Background: an optimization exercise with open tools, aiming at small area. Do not read the settings as production practice. The RTL was checked by simulation tests, not by an equivalence proof against the original design. Power figures rest on the tool's default switching activity, not on a simulated workload.

### Worst path highlighted

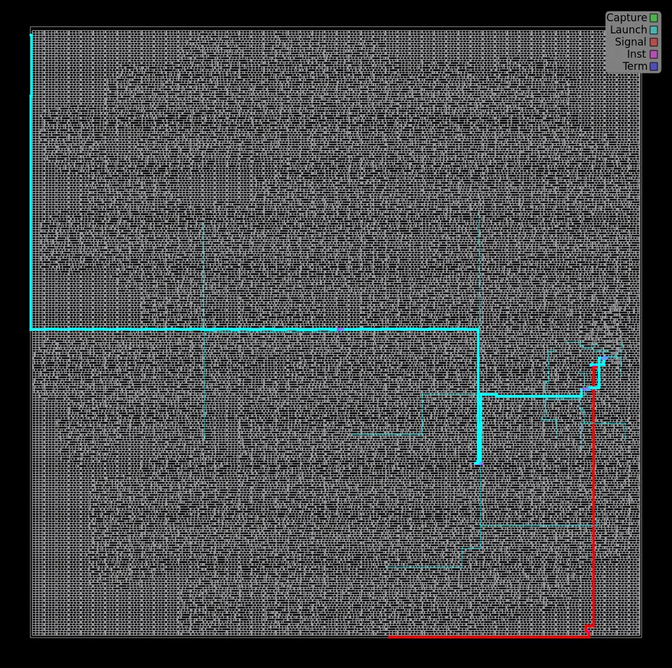
### Zoomed window

Bar = 20 um. Region (321, 460) to (371, 510) um. Cells in grey, sequential cells in the stronger grey; small squares are vias.
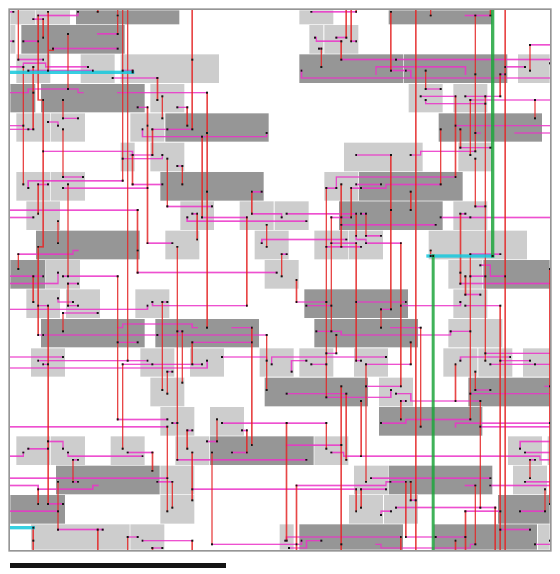
File: flow/constraint.sdc
create_clock -name core_clock -period 8.0 [get_ports {clk}]
set_input_delay 1.6000 -clock core_clock [delete_from_list [all_inputs] [get_ports {clk}]]
set_output_delay 1.6000 -clock core_clock [all_outputs]
set_load 0.01 [all_outputs]
File: flow/run.sh
#!/bin/bash
# synth_recipe.tcl (not shown) runs the flow's synth.tcl, then flattens the netlist and writes it again
# the make line also repeats each setting of config.mk as NAME=value (left out here)
make -C /OpenROAD-flow-scripts/flow DESIGN_CONFIG=/design/flow/config.mk WORK_HOME=/design/flow/orfs CLKGATE_MAP_FILE= SYNTH_SCRIPT=/design/flow/synth_recipe.tcl finish
File: flow/design.v
module mux2_1 (input logic in1, in2, se,
				output logic out);
always_comb
begin
	if(se)
	begin
		out = in2;
	end
	else
	begin
		out = in1;
	end
end
endmodule
module mux16_1(input logic in0, in1, in2, in3, in4, in5, in6, in7, in8, in9, in10, in11, in12,
				input logic in13, in14, in15,
				input logic [3:0] se,
				output logic out);
always_comb
begin			
	case(se)
		4'b0000:	out = in0;
		4'b0001:	out = in1;
		4'b0010:	out = in2;
		4'b0011:	out = in3;
		4'b0100:	out = in4;
		4'b0101:	out = in5;
		4'b0110:	out = in6;
		4'b0111:	out = in7;
		4'b1000:	out = in8;
		4'b1001:	out = in9;
		4'b1010:	out = in10;
		4'b1011:	out = in11;
		4'b1100:	out = in12;
		4'b1101:	out = in13;
		4'b1110:	out = in14;
		4'b1111:	out = in15;
	endcase
end
endmodule
module rng (input logic clk, reset,
				output logic [1023:0] out);
logic [239:0] temp, nxt;
always_ff @(posedge clk, negedge reset)
begin
	if (~reset)
	begin
		temp <= '1;
	end
	else
	begin
		temp <= nxt;
	end
end
assign nxt[0] = temp[0] ^ temp[4] ^ temp[20] ^ temp[72] ^ temp[206];   
assign nxt[1] = temp[1] ^ temp[5] ^ temp[21] ^ temp[73] ^ temp[207];   
assign nxt[2] = temp[2] ^ temp[6] ^ temp[22] ^ temp[74] ^ temp[208];   
assign nxt[3] = temp[3] ^ temp[7] ^ temp[23] ^ temp[75] ^ temp[209];   
assign nxt[4] = temp[4] ^ temp[8] ^ temp[24] ^ temp[76] ^ temp[212];   
assign nxt[5] = temp[5] ^ temp[9] ^ temp[25] ^ temp[77] ^ temp[213];   
assign nxt[6] = temp[6] ^ temp[10] ^ temp[26] ^ temp[78] ^ temp[214];   
assign nxt[7] = temp[7] ^ temp[11] ^ temp[27] ^ temp[79] ^ temp[215];   
assign nxt[8] = temp[8] ^ temp[12] ^ temp[28] ^ temp[80] ^ temp[218];   
assign nxt[9] = temp[9] ^ temp[13] ^ temp[29] ^ temp[81] ^ temp[219];   
assign nxt[10] = temp[10] ^ temp[14] ^ temp[30] ^ temp[82] ^ temp[220];   
assign nxt[11] = temp[11] ^ temp[15] ^ temp[31] ^ temp[83] ^ temp[221];   
assign nxt[12] = temp[12] ^ temp[16] ^ temp[32] ^ temp[84] ^ temp[224];   
assign nxt[13] = temp[13] ^ temp[17] ^ temp[33] ^ temp[85] ^ temp[225];   
assign nxt[14] = temp[14] ^ temp[18] ^ temp[34] ^ temp[86] ^ temp[226];   
assign nxt[15] = temp[15] ^ temp[19] ^ temp[35] ^ temp[87] ^ temp[227];   
assign nxt[16] = temp[16] ^ temp[20] ^ temp[36] ^ temp[88] ^ temp[230];   
assign nxt[17] = temp[17] ^ temp[21] ^ temp[37] ^ temp[89] ^ temp[231];   
assign nxt[18] = temp[18] ^ temp[22] ^ temp[38] ^ temp[90] ^ temp[232];   
assign nxt[19] = temp[19] ^ temp[23] ^ temp[39] ^ temp[91] ^ temp[233];   
assign nxt[20] = temp[20] ^ temp[24] ^ temp[40] ^ temp[92] ^ temp[236];   
assign nxt[21] = temp[21] ^ temp[25] ^ temp[41] ^ temp[93] ^ temp[237];   
assign nxt[22] = temp[22] ^ temp[26] ^ temp[42] ^ temp[94] ^ temp[238];   
assign nxt[23] = temp[23] ^ temp[27] ^ temp[43] ^ temp[95] ^ temp[239];   
assign nxt[24] = temp[24] ^ temp[28] ^ temp[44] ^ temp[96];   
assign nxt[25] = temp[25] ^ temp[29] ^ temp[45] ^ temp[97];   
assign nxt[26] = temp[26] ^ temp[30] ^ temp[46] ^ temp[98];   
assign nxt[27] = temp[27] ^ temp[31] ^ temp[47] ^ temp[99];   
assign nxt[28] = temp[28] ^ temp[32] ^ temp[48] ^ temp[100];   
assign nxt[29] = temp[29] ^ temp[33] ^ temp[49] ^ temp[101];   
assign nxt[30] = temp[30] ^ temp[34] ^ temp[50] ^ temp[102];   
assign nxt[31] = temp[31] ^ temp[35] ^ temp[51] ^ temp[103];   
assign nxt[32] = temp[32] ^ temp[36] ^ temp[52] ^ temp[104];   
assign nxt[33] = temp[33] ^ temp[37] ^ temp[53] ^ temp[105];   
assign nxt[34] = temp[34] ^ temp[38] ^ temp[54] ^ temp[106];   
assign nxt[35] = temp[35] ^ temp[39] ^ temp[55] ^ temp[107];   
assign nxt[36] = temp[36] ^ temp[40] ^ temp[56] ^ temp[108];   
assign nxt[37] = temp[37] ^ temp[41] ^ temp[57] ^ temp[109];   
assign nxt[38] = temp[38] ^ temp[42] ^ temp[58] ^ temp[110];   
assign nxt[39] = temp[39] ^ temp[43] ^ temp[59] ^ temp[111];   
assign nxt[40] = temp[40] ^ temp[44] ^ temp[60] ^ temp[112];   
assign nxt[41] = temp[41] ^ temp[45] ^ temp[61] ^ temp[113];   
assign nxt[42] = temp[42] ^ temp[46] ^ temp[62] ^ temp[114];   
assign nxt[43] = temp[43] ^ temp[47] ^ temp[63] ^ temp[115];   
assign nxt[44] = temp[44] ^ temp[48] ^ temp[64] ^ temp[116];   
assign nxt[45] = temp[45] ^ temp[49] ^ temp[65] ^ temp[117];   
assign nxt[46] = temp[46] ^ temp[50] ^ temp[66] ^ temp[118];   
assign nxt[47] = temp[47] ^ temp[51] ^ temp[67] ^ temp[119];   
assign nxt[48] = temp[48] ^ temp[52] ^ temp[68] ^ temp[120];   
assign nxt[49] = temp[49] ^ temp[53] ^ temp[69] ^ temp[121];   
assign nxt[50] = temp[50] ^ temp[54] ^ temp[70] ^ temp[122];   
assign nxt[51] = temp[51] ^ temp[55] ^ temp[71] ^ temp[123];   
assign nxt[52] = temp[52] ^ temp[56] ^ temp[72] ^ temp[124];   
assign nxt[53] = temp[53] ^ temp[57] ^ temp[73] ^ temp[125];   
assign nxt[54] = temp[54] ^ temp[58] ^ temp[74] ^ temp[126];   
assign nxt[55] = temp[55] ^ temp[59] ^ temp[75] ^ temp[127];   
assign nxt[56] = temp[56] ^ temp[60] ^ temp[76] ^ temp[128];   
assign nxt[57] = temp[57] ^ temp[61] ^ temp[77] ^ temp[129];   
assign nxt[58] = temp[58] ^ temp[62] ^ temp[78] ^ temp[130];   
assign nxt[59] = temp[59] ^ temp[63] ^ temp[79] ^ temp[131];   
assign nxt[60] = temp[60] ^ temp[64] ^ temp[80] ^ temp[132];   
assign nxt[61] = temp[61] ^ temp[65] ^ temp[81] ^ temp[133];   
assign nxt[62] = temp[62] ^ temp[66] ^ temp[82] ^ temp[134];   
assign nxt[63] = temp[63] ^ temp[67] ^ temp[83] ^ temp[135];   
assign nxt[64] = temp[64] ^ temp[68] ^ temp[84] ^ temp[136];   
assign nxt[65] = temp[65] ^ temp[69] ^ temp[85] ^ temp[137];   
assign nxt[66] = temp[66] ^ temp[70] ^ temp[86] ^ temp[138];   
assign nxt[67] = temp[67] ^ temp[71] ^ temp[87] ^ temp[139];   
assign nxt[68] = temp[68] ^ temp[72] ^ temp[88] ^ temp[140];   
assign nxt[69] = temp[69] ^ temp[73] ^ temp[89] ^ temp[141];   
assign nxt[70] = temp[70] ^ temp[74] ^ temp[90] ^ temp[142];   
assign nxt[71] = temp[71] ^ temp[75] ^ temp[91] ^ temp[143];   
assign nxt[72] = temp[72] ^ temp[76] ^ temp[92] ^ temp[144];   
assign nxt[73] = temp[73] ^ temp[77] ^ temp[93] ^ temp[145];   
assign nxt[74] = temp[74] ^ temp[78] ^ temp[94] ^ temp[146];   
assign nxt[75] = temp[75] ^ temp[79] ^ temp[95] ^ temp[147];   
assign nxt[76] = temp[76] ^ temp[80] ^ temp[96] ^ temp[148];   
assign nxt[77] = temp[77] ^ temp[81] ^ temp[97] ^ temp[149];   
assign nxt[78] = temp[78] ^ temp[82] ^ temp[98] ^ temp[150];   
assign nxt[79] = temp[79] ^ temp[83] ^ temp[99] ^ temp[151];   
assign nxt[80] = temp[80] ^ temp[84] ^ temp[100] ^ temp[152];   
assign nxt[81] = temp[81] ^ temp[85] ^ temp[101] ^ temp[153];   
assign nxt[82] = temp[82] ^ temp[86] ^ temp[102] ^ temp[154];   
assign nxt[83] = temp[83] ^ temp[87] ^ temp[103] ^ temp[155];   
assign nxt[84] = temp[84] ^ temp[88] ^ temp[104] ^ temp[156];   
assign nxt[85] = temp[85] ^ temp[89] ^ temp[105] ^ temp[157];   
assign nxt[86] = temp[86] ^ temp[90] ^ temp[106] ^ temp[158];   
assign nxt[87] = temp[87] ^ temp[91] ^ temp[107] ^ temp[159];   
assign nxt[88] = temp[88] ^ temp[92] ^ temp[108] ^ temp[160];   
assign nxt[89] = temp[89] ^ temp[93] ^ temp[109] ^ temp[161];   
assign nxt[90] = temp[90] ^ temp[94] ^ temp[110] ^ temp[162];   
assign nxt[91] = temp[91] ^ temp[95] ^ temp[111] ^ temp[163];   
assign nxt[92] = temp[92] ^ temp[96] ^ temp[112] ^ temp[164];   
assign nxt[93] = temp[93] ^ temp[97] ^ temp[113] ^ temp[165];   
assign nxt[94] = temp[94] ^ temp[98] ^ temp[114] ^ temp[166];   
assign nxt[95] = temp[95] ^ temp[99] ^ temp[115] ^ temp[167];   
assign nxt[96] = temp[96] ^ temp[100] ^ temp[116] ^ temp[168];   
assign nxt[97] = temp[97] ^ temp[101] ^ temp[117] ^ temp[169];   
assign nxt[98] = temp[98] ^ temp[102] ^ temp[118] ^ temp[170];   
assign nxt[99] = temp[99] ^ temp[103] ^ temp[119] ^ temp[171];   
assign nxt[100] = temp[100] ^ temp[104] ^ temp[120] ^ temp[172];   
assign nxt[101] = temp[101] ^ temp[105] ^ temp[121] ^ temp[173];   
assign nxt[102] = temp[102] ^ temp[106] ^ temp[122] ^ temp[174];   
assign nxt[103] = temp[103] ^ temp[107] ^ temp[123] ^ temp[175];   
assign nxt[104] = temp[104] ^ temp[108] ^ temp[124] ^ temp[176];   
assign nxt[105] = temp[105] ^ temp[109] ^ temp[125] ^ temp[177];   
assign nxt[106] = temp[106] ^ temp[110] ^ temp[126] ^ temp[178];   
assign nxt[107] = temp[107] ^ temp[111] ^ temp[127] ^ temp[179];   
assign nxt[108] = temp[108] ^ temp[112] ^ temp[128] ^ temp[180];   
assign nxt[109] = temp[109] ^ temp[113] ^ temp[129] ^ temp[181];   
assign nxt[110] = temp[110] ^ temp[114] ^ temp[130] ^ temp[182];   
assign nxt[111] = temp[111] ^ temp[115] ^ temp[131] ^ temp[183];   
assign nxt[112] = temp[112] ^ temp[116] ^ temp[132] ^ temp[184];   
assign nxt[113] = temp[113] ^ temp[117] ^ temp[133] ^ temp[185];   
assign nxt[114] = temp[114] ^ temp[118] ^ temp[134] ^ temp[186];   
assign nxt[115] = temp[115] ^ temp[119] ^ temp[135] ^ temp[187];   
assign nxt[116] = temp[116] ^ temp[120] ^ temp[136] ^ temp[188];   
assign nxt[117] = temp[117] ^ temp[121] ^ temp[137] ^ temp[189];   
assign nxt[118] = temp[118] ^ temp[122] ^ temp[138] ^ temp[190];   
assign nxt[119] = temp[119] ^ temp[123] ^ temp[139] ^ temp[191];   
assign nxt[120] = temp[120] ^ temp[124] ^ temp[140] ^ temp[192];   
assign nxt[121] = temp[121] ^ temp[125] ^ temp[141] ^ temp[193];   
assign nxt[122] = temp[122] ^ temp[126] ^ temp[142] ^ temp[194];   
assign nxt[123] = temp[123] ^ temp[127] ^ temp[143] ^ temp[195];   
assign nxt[124] = temp[124] ^ temp[128] ^ temp[144] ^ temp[196];   
assign nxt[125] = temp[125] ^ temp[129] ^ temp[145] ^ temp[197];   
assign nxt[126] = temp[126] ^ temp[130] ^ temp[146] ^ temp[198];   
assign nxt[127] = temp[127] ^ temp[131] ^ temp[147] ^ temp[199];   
assign nxt[128] = temp[128] ^ temp[132] ^ temp[148] ^ temp[200];   
assign nxt[129] = temp[129] ^ temp[133] ^ temp[149] ^ temp[201];   
assign nxt[130] = temp[130] ^ temp[134] ^ temp[150] ^ temp[202];   
assign nxt[131] = temp[131] ^ temp[135] ^ temp[151] ^ temp[203];   
assign nxt[132] = temp[132] ^ temp[136] ^ temp[152] ^ temp[204];   
assign nxt[133] = temp[133] ^ temp[137] ^ temp[153] ^ temp[205];   
assign nxt[134] = temp[134] ^ temp[138] ^ temp[154] ^ temp[206];   
assign nxt[135] = temp[135] ^ temp[139] ^ temp[155] ^ temp[207];   
assign nxt[136] = temp[136] ^ temp[140] ^ temp[156] ^ temp[210];   
assign nxt[137] = temp[137] ^ temp[141] ^ temp[157] ^ temp[211];   
assign nxt[138] = temp[138] ^ temp[142] ^ temp[158] ^ temp[212];   
assign nxt[139] = temp[139] ^ temp[143] ^ temp[159] ^ temp[213];   
assign nxt[140] = temp[140] ^ temp[144] ^ temp[160] ^ temp[216];   
assign nxt[141] = temp[141] ^ temp[145] ^ temp[161] ^ temp[217];   
assign nxt[142] = temp[142] ^ temp[146] ^ temp[162] ^ temp[218];   
assign nxt[143] = temp[143] ^ temp[147] ^ temp[163] ^ temp[219];   
assign nxt[144] = temp[144] ^ temp[148] ^ temp[164] ^ temp[222];   
assign nxt[145] = temp[145] ^ temp[149] ^ temp[165] ^ temp[223];   
assign nxt[146] = temp[146] ^ temp[150] ^ temp[166] ^ temp[224];   
assign nxt[147] = temp[147] ^ temp[151] ^ temp[167] ^ temp[225];   
assign nxt[148] = temp[148] ^ temp[152] ^ temp[168] ^ temp[228];   
assign nxt[149] = temp[149] ^ temp[153] ^ temp[169] ^ temp[229];   
assign nxt[150] = temp[150] ^ temp[154] ^ temp[170] ^ temp[230];   
assign nxt[151] = temp[151] ^ temp[155] ^ temp[171] ^ temp[231];   
assign nxt[152] = temp[152] ^ temp[156] ^ temp[172] ^ temp[234];   
assign nxt[153] = temp[153] ^ temp[157] ^ temp[173] ^ temp[235];   
assign nxt[154] = temp[154] ^ temp[158] ^ temp[174] ^ temp[236];   
assign nxt[155] = temp[155] ^ temp[159] ^ temp[175] ^ temp[237];   
assign nxt[156] = temp[156] ^ temp[160] ^ temp[176];   
assign nxt[157] = temp[157] ^ temp[161] ^ temp[177];   
assign nxt[158] = temp[158] ^ temp[162] ^ temp[178];   
assign nxt[159] = temp[159] ^ temp[163] ^ temp[179];   
assign nxt[160] = temp[160] ^ temp[164] ^ temp[180];   
assign nxt[161] = temp[161] ^ temp[165] ^ temp[181];   
assign nxt[162] = temp[162] ^ temp[166] ^ temp[182];   
assign nxt[163] = temp[163] ^ temp[167] ^ temp[183];   
assign nxt[164] = temp[164] ^ temp[168] ^ temp[184];   
assign nxt[165] = temp[165] ^ temp[169] ^ temp[185];   
assign nxt[166] = temp[166] ^ temp[170] ^ temp[186];   
assign nxt[167] = temp[167] ^ temp[171] ^ temp[187];   
assign nxt[168] = temp[168] ^ temp[172] ^ temp[188];   
assign nxt[169] = temp[169] ^ temp[173] ^ temp[189];   
assign nxt[170] = temp[170] ^ temp[174] ^ temp[190];   
assign nxt[171] = temp[171] ^ temp[175] ^ temp[191];   
assign nxt[172] = temp[172] ^ temp[176] ^ temp[192];   
assign nxt[173] = temp[173] ^ temp[177] ^ temp[193];   
assign nxt[174] = temp[174] ^ temp[178] ^ temp[194];   
assign nxt[175] = temp[175] ^ temp[179] ^ temp[195];   
assign nxt[176] = temp[176] ^ temp[180] ^ temp[196];   
assign nxt[177] = temp[177] ^ temp[181] ^ temp[197];   
assign nxt[178] = temp[178] ^ temp[182] ^ temp[198];   
assign nxt[179] = temp[179] ^ temp[183] ^ temp[199];   
assign nxt[180] = temp[180] ^ temp[184] ^ temp[200];   
assign nxt[181] = temp[181] ^ temp[185] ^ temp[201];   
assign nxt[182] = temp[182] ^ temp[186] ^ temp[202];   
assign nxt[183] = temp[183] ^ temp[187] ^ temp[203];   
assign nxt[184] = temp[184] ^ temp[188] ^ temp[204];   
assign nxt[185] = temp[185] ^ temp[189] ^ temp[205];   
assign nxt[186] = temp[186] ^ temp[190] ^ temp[206];   
assign nxt[187] = temp[187] ^ temp[191] ^ temp[207];   
assign nxt[188] = temp[188] ^ temp[192] ^ temp[210];   
assign nxt[189] = temp[189] ^ temp[193] ^ temp[211];   
assign nxt[190] = temp[190] ^ temp[194] ^ temp[212];   
assign nxt[191] = temp[191] ^ temp[195] ^ temp[213];   
assign nxt[192] = temp[192] ^ temp[196] ^ temp[216];   
assign nxt[193] = temp[193] ^ temp[197] ^ temp[217];   
assign nxt[194] = temp[194] ^ temp[198] ^ temp[218];   
assign nxt[195] = temp[195] ^ temp[199] ^ temp[219];   
assign nxt[196] = temp[196] ^ temp[200] ^ temp[222];   
assign nxt[197] = temp[197] ^ temp[201] ^ temp[223];   
assign nxt[198] = temp[198] ^ temp[202] ^ temp[224];   
assign nxt[199] = temp[199] ^ temp[203] ^ temp[225];   
assign nxt[200] = temp[200] ^ temp[204] ^ temp[228];   
assign nxt[201] = temp[201] ^ temp[205] ^ temp[229];   
assign nxt[202] = temp[202] ^ temp[206] ^ temp[230];   
assign nxt[203] = temp[203] ^ temp[207] ^ temp[231];   
assign nxt[204] = temp[204] ^ temp[210] ^ temp[234];   
assign nxt[205] = temp[205] ^ temp[211] ^ temp[235];   
assign nxt[206] = temp[206] ^ temp[212] ^ temp[236];   
assign nxt[207] = temp[207] ^ temp[213] ^ temp[237];   
assign nxt[208] = temp[208] ^ temp[214] ^ temp[238];   
assign nxt[209] = temp[209] ^ temp[215] ^ temp[239];   
assign nxt[210] = temp[210] ^ temp[216];   
assign nxt[211] = temp[211] ^ temp[217];   
assign nxt[212] = temp[212] ^ temp[218];   
assign nxt[213] = temp[213] ^ temp[219];   
assign nxt[214] = temp[214] ^ temp[220];   
assign nxt[215] = temp[215] ^ temp[221];   
assign nxt[216] = temp[216] ^ temp[222];   
assign nxt[217] = temp[217] ^ temp[223];   
assign nxt[218] = temp[218] ^ temp[224];   
assign nxt[219] = temp[219] ^ temp[225];   
assign nxt[220] = temp[220] ^ temp[226];   
assign nxt[221] = temp[221] ^ temp[227];   
assign nxt[222] = temp[222] ^ temp[228];   
assign nxt[223] = temp[223] ^ temp[229];   
assign nxt[224] = temp[224] ^ temp[230];   
assign nxt[225] = temp[225] ^ temp[231];   
assign nxt[226] = temp[226] ^ temp[232];   
assign nxt[227] = temp[227] ^ temp[233];   
assign nxt[228] = temp[228] ^ temp[234];   
assign nxt[229] = temp[229] ^ temp[235];   
assign nxt[230] = temp[230] ^ temp[236];   
assign nxt[231] = temp[231] ^ temp[237];   
assign nxt[232] = temp[232] ^ temp[238];   
assign nxt[233] = temp[233] ^ temp[239];   
assign nxt[234] = temp[234];   
assign nxt[235] = temp[235];   
assign nxt[236] = temp[236];   
assign nxt[237] = temp[237];   
assign nxt[238] = temp[238];   
assign nxt[239] = temp[239];   
always_comb
begin
	out = '1;
	out[456] = temp[0];
	out[457] = temp[1];
	out[458] = temp[2];
	out[459] = temp[3];
	out[466] = temp[4];
	out[467] = temp[5];
	out[468] = temp[6];
	out[469] = temp[7];
	out[476] = temp[8];
	out[477] = temp[9];
	out[478] = temp[10];
	out[479] = temp[11];
	out[486] = temp[12];
	out[487] = temp[13];
	out[488] = temp[14];
	out[489] = temp[15];
	out[496] = temp[16];
	out[497] = temp[17];
	out[498] = temp[18];
	out[499] = temp[19];
	out[506] = temp[20];
	out[507] = temp[21];
	out[508] = temp[22];
	out[509] = temp[23];
	out[516] = temp[24];
	out[517] = temp[25];
	out[518] = temp[26];
	out[519] = temp[27];
	out[526] = temp[28];
	out[527] = temp[29];
	out[528] = temp[30];
	out[529] = temp[31];
	out[536] = temp[32];
	out[537] = temp[33];
	out[538] = temp[34];
	out[539] = temp[35];
	out[546] = temp[36];
	out[547] = temp[37];
	out[548] = temp[38];
	out[549] = temp[39];
	out[556] = temp[40];
	out[557] = temp[41];
	out[558] = temp[42];
	out[559] = temp[43];
	out[566] = temp[44];
	out[567] = temp[45];
	out[568] = temp[46];
	out[569] = temp[47];
	out[576] = temp[48];
	out[577] = temp[49];
	out[578] = temp[50];
	out[579] = temp[51];
	out[586] = temp[52];
	out[587] = temp[53];
	out[588] = temp[54];
	out[589] = temp[55];
	out[596] = temp[56];
	out[597] = temp[57];
	out[598] = temp[58];
	out[599] = temp[59];
	out[606] = temp[60];
	out[607] = temp[61];
	out[608] = temp[62];
	out[609] = temp[63];
	out[616] = temp[64];
	out[617] = temp[65];
	out[618] = temp[66];
	out[619] = temp[67];
	out[626] = temp[68];
	out[627] = temp[69];
	out[628] = temp[70];
	out[629] = temp[71];
	out[636] = temp[72];
	out[637] = temp[73];
	out[638] = temp[74];
	out[639] = temp[75];
	out[646] = temp[76];
	out[647] = temp[77];
	out[648] = temp[78];
	out[649] = temp[79];
	out[656] = temp[80];
	out[657] = temp[81];
	out[658] = temp[82];
	out[659] = temp[83];
	out[666] = temp[84];
	out[667] = temp[85];
	out[668] = temp[86];
	out[669] = temp[87];
	out[676] = temp[88];
	out[677] = temp[89];
	out[678] = temp[90];
	out[679] = temp[91];
	out[686] = temp[92];
	out[687] = temp[93];
	out[688] = temp[94];
	out[689] = temp[95];
	out[696] = temp[96];
	out[697] = temp[97];
	out[698] = temp[98];
	out[699] = temp[99];
	out[706] = temp[100];
	out[707] = temp[101];
	out[708] = temp[102];
	out[709] = temp[103];
	out[716] = temp[104];
	out[717] = temp[105];
	out[718] = temp[106];
	out[719] = temp[107];
	out[726] = temp[108];
	out[727] = temp[109];
	out[728] = temp[110];
	out[729] = temp[111];
	out[736] = temp[112];
	out[737] = temp[113];
	out[738] = temp[114];
	out[739] = temp[115];
	out[746] = temp[116];
	out[747] = temp[117];
	out[748] = temp[118];
	out[749] = temp[119];
	out[756] = temp[120];
	out[757] = temp[121];
	out[758] = temp[122];
	out[759] = temp[123];
	out[766] = temp[124];
	out[767] = temp[125];
	out[768] = temp[126];
	out[769] = temp[127];
	out[776] = temp[128];
	out[777] = temp[129];
	out[778] = temp[130];
	out[779] = temp[131];
	out[786] = temp[132];
	out[787] = temp[133];
	out[788] = temp[134];
	out[789] = temp[135];
	out[796] = temp[136];
	out[797] = temp[137];
	out[798] = temp[138];
	out[799] = temp[139];
	out[806] = temp[140];
	out[807] = temp[141];
	out[808] = temp[142];
	out[809] = temp[143];
	out[816] = temp[144];
	out[817] = temp[145];
	out[818] = temp[146];
	out[819] = temp[147];
	out[826] = temp[148];
	out[827] = temp[149];
	out[828] = temp[150];
	out[829] = temp[151];
	out[836] = temp[152];
	out[837] = temp[153];
	out[838] = temp[154];
	out[839] = temp[155];
	out[846] = temp[156];
	out[847] = temp[157];
	out[848] = temp[158];
	out[849] = temp[159];
	out[856] = temp[160];
	out[857] = temp[161];
	out[858] = temp[162];
	out[859] = temp[163];
	out[866] = temp[164];
	out[867] = temp[165];
	out[868] = temp[166];
	out[869] = temp[167];
	out[876] = temp[168];
	out[877] = temp[169];
	out[878] = temp[170];
	out[879] = temp[171];
	out[886] = temp[172];
	out[887] = temp[173];
	out[888] = temp[174];
	out[889] = temp[175];
	out[896] = temp[176];
	out[897] = temp[177];
	out[898] = temp[178];
	out[899] = temp[179];
	out[906] = temp[180];
	out[907] = temp[181];
	out[908] = temp[182];
	out[909] = temp[183];
	out[916] = temp[184];
	out[917] = temp[185];
	out[918] = temp[186];
	out[919] = temp[187];
	out[926] = temp[188];
	out[927] = temp[189];
	out[928] = temp[190];
	out[929] = temp[191];
	out[936] = temp[192];
	out[937] = temp[193];
	out[938] = temp[194];
	out[939] = temp[195];
	out[946] = temp[196];
	out[947] = temp[197];
	out[948] = temp[198];
	out[949] = temp[199];
	out[956] = temp[200];
	out[957] = temp[201];
	out[958] = temp[202];
	out[959] = temp[203];
	out[966] = temp[204];
	out[967] = temp[205];
	out[968] = temp[206];
	out[969] = temp[207];
	out[970] = temp[208];
	out[971] = temp[209];
	out[976] = temp[210];
	out[977] = temp[211];
	out[978] = temp[212];
	out[979] = temp[213];
	out[980] = temp[214];
	out[981] = temp[215];
	out[986] = temp[216];
	out[987] = temp[217];
	out[988] = temp[218];
	out[989] = temp[219];
	out[990] = temp[220];
	out[991] = temp[221];
	out[996] = temp[222];
	out[997] = temp[223];
	out[998] = temp[224];
	out[999] = temp[225];
	out[1000] = temp[226];
	out[1001] = temp[227];
	out[1006] = temp[228];
	out[1007] = temp[229];
	out[1008] = temp[230];
	out[1009] = temp[231];
	out[1010] = temp[232];
	out[1011] = temp[233];
	out[1016] = temp[234];
	out[1017] = temp[235];
	out[1018] = temp[236];
	out[1019] = temp[237];
	out[1020] = temp[238];
	out[1021] = temp[239];
end
endmodule
module d_ff (input logic d, strobe, clk, reset,
			output logic q);
logic strobe_q;
always_ff@(posedge clk, negedge reset)
begin
	if(~reset)
	begin
		q <= 0;
		strobe_q <= 1'b1;
	end
	else
	begin
		strobe_q <= strobe;
		if (strobe & ~strobe_q)
			q <= d;
	end
end
endmodule
module lut_int (input logic in, reset, clk,
				input logic [7:0] challenge,
				output logic out);
logic top_lo, top_hi, top_chain, bottom_lo, bottom_hi, bottom_chain;
logic [1023:0] mem;
rng rng1(.clk(clk), .reset(reset), .out(mem));
mux2_1 t0(.in1(mem[456]), .in2(mem[457]), .se(in), .out(top_lo));
mux2_1 t1(.in1(mem[458]), .in2(mem[459]), .se(in), .out(top_hi));
mux2_1 t2(.in1(top_lo), .in2(top_hi), .se(challenge[7]), .out(top_chain));
mux2_1 b0(.in1(mem[968]), .in2(mem[969]), .se(in), .out(bottom_lo));
mux2_1 b1(.in1(mem[970]), .in2(mem[971]), .se(in), .out(bottom_hi));
mux2_1 b2(.in1(bottom_lo), .in2(bottom_hi), .se(challenge[7]), .out(bottom_chain));
d_ff d0(.d(top_chain), .strobe(bottom_chain), .clk(clk), .reset(reset), .q(out));
endmodule
module chain(input logic [7:0] challenge,
			input logic in, reset, clk,
			output logic [7:0] out_chain);
wire [7:0] temp_chain;
lut_int c1(.in(in), .reset(reset), .clk(clk), .challenge(challenge), .out(temp_chain[0]));
lut_int c2(.in(in), .reset(reset), .clk(clk), .challenge(challenge), .out(temp_chain[1]));
lut_int c3(.in(in), .reset(reset), .clk(clk), .challenge(challenge), .out(temp_chain[2]));
lut_int c4(.in(in), .reset(reset), .clk(clk), .challenge(challenge), .out(temp_chain[3]));
lut_int c5(.in(in), .reset(reset), .clk(clk), .challenge(challenge), .out(temp_chain[4]));
lut_int c6(.in(in), .reset(reset), .clk(clk), .challenge(challenge), .out(temp_chain[5]));
lut_int c7(.in(in), .reset(reset), .clk(clk), .challenge(challenge), .out(temp_chain[6]));
lut_int c8(.in(in), .reset(reset), .clk(clk), .challenge(challenge), .out(temp_chain[7]));
assign out_chain = temp_chain;
endmodule
module lfsr #(parameter size = 8) (input logic clk, en_lfsr, reset,
									input logic [size-1 : 0] in_lfsr,
									output logic [size-1 : 0] out_lfsr);
logic shift;
always_ff@(posedge clk, negedge reset)
begin
	if(~reset)
	begin
		out_lfsr <= '0;
		shift <= 1'b0;
	end
	else
	begin
		if (en_lfsr)
		begin
			shift <= out_lfsr[7] ^ out_lfsr[6] ^ out_lfsr[5] ^ out_lfsr[0];
			out_lfsr <= {shift, out_lfsr[size-2:0]};
		end
		else
		begin
			out_lfsr <= in_lfsr;
		end
	end
end
endmodule
module arbiter_puf #(parameter challenge_size = 8, response_width = 24)
					(input logic [challenge_size-1 : 0] challenge,
					input logic clk, reset,
					output logic [response_width-1 : 0] response);
logic [challenge_size-1 : 0] out_lfsr;
logic [31:0] out_muxchain;
logic temp_out_mux1, temp_out_mux2;
logic out_mux1, out_mux2, en;
logic [7:0] count;
logic temp_comp;
logic [response_width-1 : 0] temp_response;
lfsr #(challenge_size) lfsr1(.clk(clk), .en_lfsr(en), .reset(reset), .in_lfsr(challenge), .out_lfsr(out_lfsr));
logic [7:0] out_chain0, out_chain1;
chain c0 (.in(en), .clk(clk), .reset(reset), .challenge(out_lfsr), .out_chain(out_chain0));
chain c1 (.in(en), .clk(clk), .reset(reset), .challenge(out_lfsr), .out_chain(out_chain1));
assign out_muxchain[7:0] = out_chain0;
assign out_muxchain[15:8] = out_chain1;
assign out_muxchain[31:16] = '0;
mux16_1 m3(.in0(out_muxchain[0]), .in1(out_muxchain[1]), .in2(out_muxchain[2]), .in3(out_muxchain[3]), .in4(out_muxchain[4]), .in5(out_muxchain[5]), .in6(out_muxchain[6]), .in7(out_muxchain[7]), .in8(out_muxchain[8]), .in9(out_muxchain[9]), .in10(out_muxchain[10]), .in11(out_muxchain[11]), .in12(out_muxchain[12]), .in13(out_muxchain[13]), .in14(out_muxchain[14]), .in15(out_muxchain[15]), .se(out_lfsr[3:0]), .out(temp_out_mux1)); 
mux16_1 m4(.in0(out_muxchain[16]), .in1(out_muxchain[17]), .in2(out_muxchain[18]), .in3(out_muxchain[19]), .in4(out_muxchain[20]), .in5(out_muxchain[21]), .in6(out_muxchain[22]), .in7(out_muxchain[23]), .in8(out_muxchain[24]), .in9(out_muxchain[25]), .in10(out_muxchain[26]), .in11(out_muxchain[27]), .in12(out_muxchain[28]), .in13(out_muxchain[29]), .in14(out_muxchain[30]), .in15(out_muxchain[31]), .se(out_lfsr[7:4]), .out(temp_out_mux2));
assign  out_mux1 = temp_out_mux1;
assign  out_mux2 = temp_out_mux2;
always_ff@(posedge clk, negedge reset)
begin:SEQ
	if(~reset)
	begin
		count <= '0;
		temp_response <= '0;
		temp_comp <= '0;
		response <= '0;
		en <= 0;
	end
	else
	begin
		if(count < response_width)
		begin
			if(out_mux1 > out_mux2)
			begin
				temp_comp <= 1;
			end
			else
			begin
				temp_comp <= 0;
			end
			temp_response <= {temp_comp, temp_response[response_width-1 : 1]};
			count <= count + 1;
			en <= 1;
		end
		else if (count == response_width)
		begin
			en <= 0;
			response <= temp_response;
			count <= '0;
		end
	end
end
endmodule
File: flow/config.mk
export PLATFORM = sky130hd
export DESIGN_NAME = arbiter_puf
export DESIGN_NICKNAME = arbiter_puf
export VERILOG_FILES = /design/flow/design.v
export SDC_FILE = /design/flow/constraint.sdc
export NUM_CORES = 4
export LEC_CHECK = 0
export CAP_MARGIN = 20
export CORE_MARGIN = 2
export CORE_UTILIZATION = 40
export SLEW_MARGIN = 20
==> run notes <==
The flow ran to the end and the layout has no timing, DRC or antenna violations. Setup repair after global routing left no endpoint under its margin. Grouping stages by cell kind, the critical path spends the most delay in buffers and inverters. The parity-gate share of the synthesized area counting xor and xnor cells is 44.6%. The number of placed I/O pins was 34. The top cell type's share of synthesized area is 52.1%, and the standby leakage power is 79.8 nW. The hold path depth came out at 2. The slew of the pin with the lowest slew margin was 1.04 ns.

The run gives 53.2% as the sequential element share of the synthesized area. The floorplan has 252 rows. The count of nets left with antenna violations once routing finished came out at 0. Input and output buffers added on the ports amount to 32. The worst path uses 49.4% of the clock period. The post-route netlist has 31.4% of its cells at a drive strength greater than 1. The worst-case headroom to the max-slew limit was 30.5%; the sum of net half-perimeters after detailed placement was 211 mm. For this configuration, the core starts out at a cell density of 40.2%.

The logs give 4 for the number of buffers on the longest clock path and 21000 for the non-filler instance count after layout. The number of hold violations in the final report was 0; the placed cell count was 20100. The portion of synthesized area spent on multiplexers is 0.764%. After the first detailed-routing iteration, the DRC count stood at 3187. Setup violations remaining at the end of the flow were counted as 0. The first detailed-routing pass ran for 7 iterations. The most common cell after layout, fill and taps aside was sky130_fd_sc_hd__xnor2_1. The synthesized design contains 0 enable-type register cells. Yosys instantiated no cell more often than sky130_fd_sc_hd__xnor2_1.

The number of nets in the synthesized netlist is 14200. Class of the worst hold path: reg -> reg. The top fanout value on the critical path came out at 2. The worst setup path is captured at an output pin. The slowest stage of the critical path belongs to the cell sky130_fd_sc_hd__clkdlybuf4s50_1. The number of fill cells in the layout was 42800. Category of the worst setup path launch point: a flop. Root buffer cell: sky130_fd_sc_hd__clkbuf_16.

In this run the horizontal extent of the chip is 693 um. In this run the most critical hold path is launched from temp_comp. Entering global routing, the biggest net connects 184 pins. After floorplanning, the core was sized to cover 472000 um^2.

Walking the worst path, the cells encountered are clkdlybuf4s50_1. The area added between synthesis and finish was 11.9%; the shortest clock period the worst path allows after layout was 3.95 ns. For this design, the CTS-stage hold fixing added 0 buffers. The tools report the maximum resistive drop on vdd as 0.169 mV. For this run the aggregate overflow at the end of global routing stands at 0. For this block, the routed nets add up to 317 mm of wire. After synthesis, the largest family of logic cells by area is XOR/XNOR gates. The worst reg-to-reg path cell count is 4.
About 'Worst path highlighted':
final core utilization: 45.0%
smallest setup slack after layout: 4.05 ns
final-layout setup total negative slack: 0 ns

About 'Zoomed window':
legend:
  red:
    layer: metal 2
  magenta:
    layer: metal 1
  cyan:
    layer: metal 3
  green:
    layer: metal 4
netlist names of flops here include: c1.c4.rng1.temp (24), c0.c8.rng1.temp (1)
sequential cells in the window: 25
cells with their middle in the window: 90
most frequent: xnor2_1 (48), dfstp_2 (25), xor2_1 (9)

metal layers:
metal,GRT usage [%],vias up,wire length [um]
met5,0,-,27
met4,3.60,4,8390
met3,1.72,526,8070
met2,21.2,637,144000
met1,19.6,44400,157000
li1,-,43800,-
power breakdown:
| group | switching, mW | internal [mW] |
|---|---|---|
| sequential | 0.0562 | 19.6 |
| combinational | 0.449 | 0.0939 |
| clock | 8.34 | 12.6 |
| total | 8.85 | 32.3 |
cells by family (layout without fill, tap and decap cells):
family,count (synthesis),after routing
multiplexers,85,85
buffers and inverters,495,1011
flip-flops,3842,3842
AO/OA/AOI/OAI,11,11
other,0,2
AND/OR/NAND/NOR,112,112
adder cells (fa/ha/maj),2,2
XOR/XNOR,9668,9668
cell type report:
class	instances	area [um^2]	area share, %
multi-input combinational	9878	86800	40.9
clock buffer	679	13500	6.38
sequential	3842	101000	47.5
tap	6223	7790	3.67
clock inverter	140	1730	0.815
timing repair buffer	94	1070	0.502
antenna	2	5.00	0.00236
inverter	98	368	0.173

## port drivers added, routing unchanged
No port has a modelled driver above. Below, the same layout with a new extraction and two added sets of constraints.
Step 1 assumes that a clkbuf_16 drives the clock port and a buf_2 every other input.
Step 2 times the ports against the registers' clock, not the clock port: input delays grow and output delays shrink by t, the midpoint of the rising clock arrivals with the driver on.
Slacks: ideal ports / drivers / drivers and shift; pairs: ideal ports / drivers.
t, ns: 1.067
slack for setup (ns): 4.050 / 3.948 / 4.327
pins driven straight from the clock port: 1
After both steps this run still meets setup and hold. For this run, drivers alone change the setup slack by -0.102 ns; drivers and shift together by +0.277 ns. The worst setup slack also covers recovery checks on asynchronous resets.
